What follows belongs to an exercise in optimizing a design on an open flow for small area, a short achievable clock period and few clock cycles per item; a production flow would make more cautious choices. No functional check of the RTL was part of this run. Power and IR drop assume default switching activity.

M4 wires:
The bar under the picture is 200 um long. Supply wires on this layer in grey.
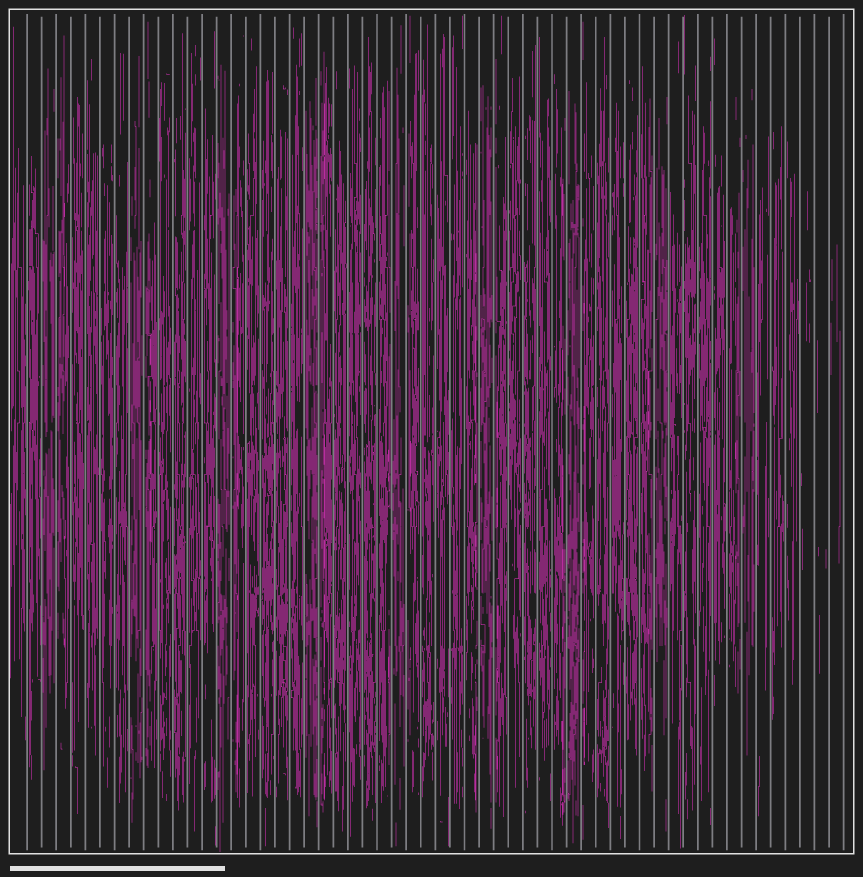
Clock nets:
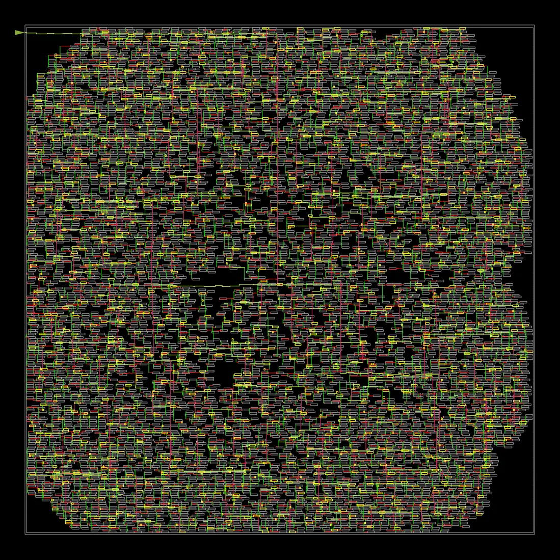
<file path="design/flow/run.sh">
#!/bin/bash
# synth_recipe.tcl (not shown) runs the flow's synth.tcl, then flattens the netlist and writes it again
# the make line also repeats each setting of config.mk as NAME=value (left out here)
make -C /OpenROAD-flow-scripts/flow DESIGN_CONFIG=/design/flow/config.mk WORK_HOME=/design/flow/orfs CLKGATE_MAP_FILE= SYNTH_SCRIPT=/design/flow/synth_recipe.tcl finish
</file>
<file path="design/flow/config.mk">
export PLATFORM = sky130hd
export DESIGN_NAME = apb_slave
export DESIGN_NICKNAME = apb_slave
export VERILOG_FILES = /design/flow/design.v
export SDC_FILE = /design/flow/constraint.sdc
export NUM_CORES = 8
export LEC_CHECK = 0
export CAP_MARGIN = 30
export CORE_MARGIN = 2
export CORE_UTILIZATION = 50
export SLEW_MARGIN = 30
export SYNTH_MEMORY_MAX_BITS = 16384
</file>
<file path="design/flow/constraint.sdc">
create_clock -name core_clock -period 7.0 [get_ports {PCLK}]
set_input_delay 1.4000 -clock core_clock [delete_from_list [all_inputs] [get_ports {PCLK}]]
set_output_delay 1.4000 -clock core_clock [all_outputs]
set_load 0.01 [all_outputs]
</file>
<file path="design/flow/design.v">
module apb_slave (
    input wire PCLK,
    input wire PRESETn,
    input wire PSEL,
    input wire PENABLE,
    input wire PWRITE,
    input wire [31:0] PADDR,
    input wire [31:0] PWDATA,
    input wire [3:0] PSTRB,
    output reg [31:0] PRDATA,
    output reg PREADY,
    output reg PSLVERR
);
    reg [31:0] memory [0:255];  
    always @(posedge PCLK or negedge PRESETn) begin
        if (!PRESETn) begin
            PREADY <= 0;
            PSLVERR <= 0;
            PRDATA <= 32'b0;
        end else if (PSEL && PENABLE) begin
            PREADY <= 1;
            PSLVERR <= 0;  
            if (PWRITE) begin
                if (PADDR < 256) begin  
                    if (PSTRB[0]) memory[PADDR][7:0] <= PWDATA[7:0];
                    if (PSTRB[1]) memory[PADDR][15:8] <= PWDATA[15:8];
                    if (PSTRB[2]) memory[PADDR][23:16] <= PWDATA[23:16];
                    if (PSTRB[3]) memory[PADDR][31:24] <= PWDATA[31:24];
                end else begin
                    PSLVERR <= 1;  
                end
            end else begin
                if (PADDR < 256) begin  
                    PRDATA <= memory[PADDR];
                end else begin
                    PSLVERR <= 1;  
                end
            end
        end else begin
            PREADY <= 0;
        end
    end
endmodule
</file>
==> metrics.log <==
INFO  metric postSynthAreaPerCell = between 15 and 20 sq um
INFO  metric post_synth_num_cell_types = 57
INFO  metric crit_slowest_cell = sky130_fd_sc_hd__nand4_1
INFO  metric die_span_in_x = 785 um
INFO  metric cts_max_level = 6
INFO  metric cts.clk_slew.worst_paths = roughly 70 ps
INFO  metric finalHoldViolCount = 0
INFO  metric layoutNonFillerInstCount = slightly below 30,000
INFO  metric grt_usage = 55.4%
INFO  metric gp_congestion = between 1 and 1.5
INFO  metric setup_repair_after_global_routing_missed_its_margin = false
INFO  metric final.period_utilization = 95.1%
INFO  metric hold_class = input pin to async pin
INFO  metric cts_num_sinks = about 8,200
INFO  metric synthFlopType = sky130_fd_sc_hd__edfxtp_1
INFO  metric setup_viol_count_final = 0
INFO  metric worst-slew-pin-transition = between 1000 and 1500 ps
INFO  metric multiInputGateArea = 55,400 sq um
INFO  metric largest_net_degree_at_the_start_of_global_routing = approximately 170
INFO  metric final_util = about three fifths
INFO  metric buffering_stage_count_on_the_worst_path_with_inverters_included = 4
INFO  metric place_inst = 26,953
INFO  metric timing.critical_path.arrival = 7800 ps
INFO  metric drt_iter0_drc = a little over 60,000
INFO  metric run_status = timing/DRC/antenna clean
INFO  metric grt_first_pass_wirelength = about 2100 mm
INFO  metric antenna_found_initial = 301
INFO  metric layout.nets = ~20,000
INFO  metric detailroute.via_count = ~230k
INFO  metric postRouteAntennaNets = 0
INFO  metric synthArstFlopShare = 0.413%
INFO  metric postRouteWirelength = 1750 mm
INFO  metric pwr_density_cell = 281 nW/um^2
INFO  metric seq_area_frac_synth = between 80% and 90%
INFO  metric postSynthNetCount = between 15,000 and 20,000
INFO  metric drt_pass1_iterations = 11
INFO  metric drc = 0
INFO  metric num-fill-cells = 45,831
INFO  metric critical_path_peak_fanout = 41
INFO  metric ctsResizeCount = 0
INFO  metric yosys_warnings = 2
INFO  metric place.detailed.hpwl = 1240 mm
INFO  metric fin_worst_hold_slack = approximately 210 ps
Back to the opening pictures, 'M4 wires':
wire length on this layer: 186 mm
main direction: vertical
longest straight run: 497 um
share of all routed wire: 11%
nets with wire on the layer: 1,660

Back to the opening pictures, 'clock nets':
clock buffer instance count of the final layout: 1,033
clock network latency to the later pin of the worst-skew pair: 1290 ps

==> cell type report <==
class	instances	share of cell area, %
Clock buffer	1033	6.00
Multi-Input combinational cell	8382	15.4
Tap cell	8064	2.80
Clock inverter	482	1.14
Inverter	1	0.00243
Timing Repair Buffer	2311	5.81
Sequential cell	8226	68.6
Antenna cell	343	0.239
==> cell families (layout without fill, tap and decap cells) <==
family / count (synthesis) / after routing / synth area share (%)
AND/OR/NAND/NOR: 3888 / 3888 / 6.19
other: 0 / 343 / 0
buffers and inverters: 1214 / 3827 / 1.64
AO/OA/AOI/OAI: 4481 / 4481 / 11.1
multiplexers: 13 / 13 / 0.0427
flip-flops: 8226 / 8226 / 81.0
==> synthesized netlist by cell type (10+ instances only) <==
master | number | area [sq um]
sky130_fd_sc_hd__nor2_1 | 1358 | 5100
sky130_fd_sc_hd__nand4b_1 | 11 | 96.3
sky130_fd_sc_hd__nor4bb_1 | 16 | 160
sky130_fd_sc_hd__nand4bb_1 | 13 | 146
sky130_fd_sc_hd__o21ai_0 | 42 | 210
sky130_fd_sc_hd__o2111ai_1 | 23 | 201
sky130_fd_sc_hd__a22o_1 | 431 | 3770
sky130_fd_sc_hd__o22ai_1 | 287 | 1800
sky130_fd_sc_hd__a2111oi_0 | 98 | 858
sky130_fd_sc_hd__nand3_1 | 546 | 2730
sky130_fd_sc_hd__a32oi_1 | 163 | 1430
sky130_fd_sc_hd__or4_1 | 130 | 976
sky130_fd_sc_hd__a222oi_1 | 95 | 951
sky130_fd_sc_hd__o221ai_1 | 17 | 149
sky130_fd_sc_hd__and3_1 | 307 | 1920
sky130_fd_sc_hd__dfrtp_1 | 34 | 851
sky130_fd_sc_hd__nor3_1 | 131 | 656
sky130_fd_sc_hd__nor4b_1 | 35 | 307
sky130_fd_sc_hd__a221oi_1 | 149 | 1310
sky130_fd_sc_hd__nand2_1 | 752 | 2820
sky130_fd_sc_hd__buf_2 | 280 | 1400
sky130_fd_sc_hd__and4_1 | 18 | 158
sky130_fd_sc_hd__mux2i_1 | 13 | 130
sky130_fd_sc_hd__nand4_1 | 335 | 2100
sky130_fd_sc_hd__o211ai_1 | 36 | 270
sky130_fd_sc_hd__a2111oi_2 | 12 | 180
sky130_fd_sc_hd__clkbuf_1 | 741 | 2780
sky130_fd_sc_hd__nor4_1 | 186 | 1160
sky130_fd_sc_hd__a22oi_1 | 2679 | 20100
sky130_fd_sc_hd__buf_1 | 171 | 642
sky130_fd_sc_hd__a221o_1 | 10 | 100
sky130_fd_sc_hd__a21oi_1 | 371 | 1860
sky130_fd_sc_hd__edfxtp_1 | 8192 | 246000
sky130_fd_sc_hd__buf_4 | 17 | 128
sky130_fd_sc_hd__a2bb2oi_1 | 12 | 105
sky130_fd_sc_hd__o22a_1 | 24 | 210
==> through the flow <==
step	area [sq um]	total power (uW)	worst slack [ps]	setup TNS (ps)
after floorplan	305000	55800	2790	0
after global placement	331000	58000	-390	-946
after detailed placement	333000	58000	-145	-159
after CTS	358000	100000	1100	0
after global routing	359000	102000	795	0
final	360000	101000	346	0
==> per-layer routing <==
| metal | routed length [um] | global-route usage [%] | vias to the layer above |
|---|---|---|---|
| met2 | 649000 | 69.0 | 29118 |
| met5 | 4760 | 5.97 | - |
| met1 | 548000 | 65.3 | 115843 |
| li1 | - | - | 77830 |
| met4 | 186000 | 45.1 | 138 |
| met3 | 358000 | 36.4 | 6673 |
==> worst paths after layout <==
| check | startpoint | cells after the start | end | slack [ps] |
|---|---|---|---|---|
| max | PADDR[3] | 12 | PRDATA[7] | 350 |
| min | PRESETn | 1 | PREADY | 210 |
| max reg2reg | memory[182][7] | 8 | PRDATA[7] | 2380 |
| min reg2reg | PSLVERR | 2 | PSLVERR | 490 |
| max in group asynchronous | PRESETn | 3 | PRDATA[4] | 4720 |
| min in group core_clock | PSLVERR | 2 | PSLVERR | 490 |
==> state kept, by name, summed over array words and instances, names as in the netlist <==
| signal | count |
|---|---|
| PSLVERR | 1 |
| PRDATA | 32 |
| memory | 8192 |
| PREADY | 1 |
==> power breakdown <==
group	switching [uW]	internal (uW)	total, uW
clock	20100	23600	43700
combinational	2650	519	3170
sequential	0.389	54200	54200

[port drivers added, routing unchanged]
How much do the figures lean on ideal ports? The routed layout below was timed once more, with nothing changed but the port constraints.
Step 1 (the two cells are an assumption about what drives the block):
set clk [get_ports {PCLK}]
set_driving_cell -lib_cell sky130_fd_sc_hd__clkbuf_16 $clk
set_driving_cell -lib_cell sky130_fd_sc_hd__buf_2 [delete_from_list [all_inputs] $clk]
Step 2 moves the port delays by t, midway between the first and last clock arrival at a register: inputs arrive t later, outputs are due t later. That takes back most of the time a late clock gives input paths.
Slacks: ideal / step 1 / step 2; pairs: ideal / step 1.
t (ns): 1.402
slack for setup (ns): 0.346 / 0.325 / -1.077
worst setup path at the end: input to register
worst register clock-pin slew, ns: 0.07 / 0.07
worst data-port slew with drivers (ns): 0.42
With both steps, setup timing fails in this run, where it was met with ideal ports. The setup slack of this run moves by -0.021 ns with the drivers and by -1.423 ns with both steps.
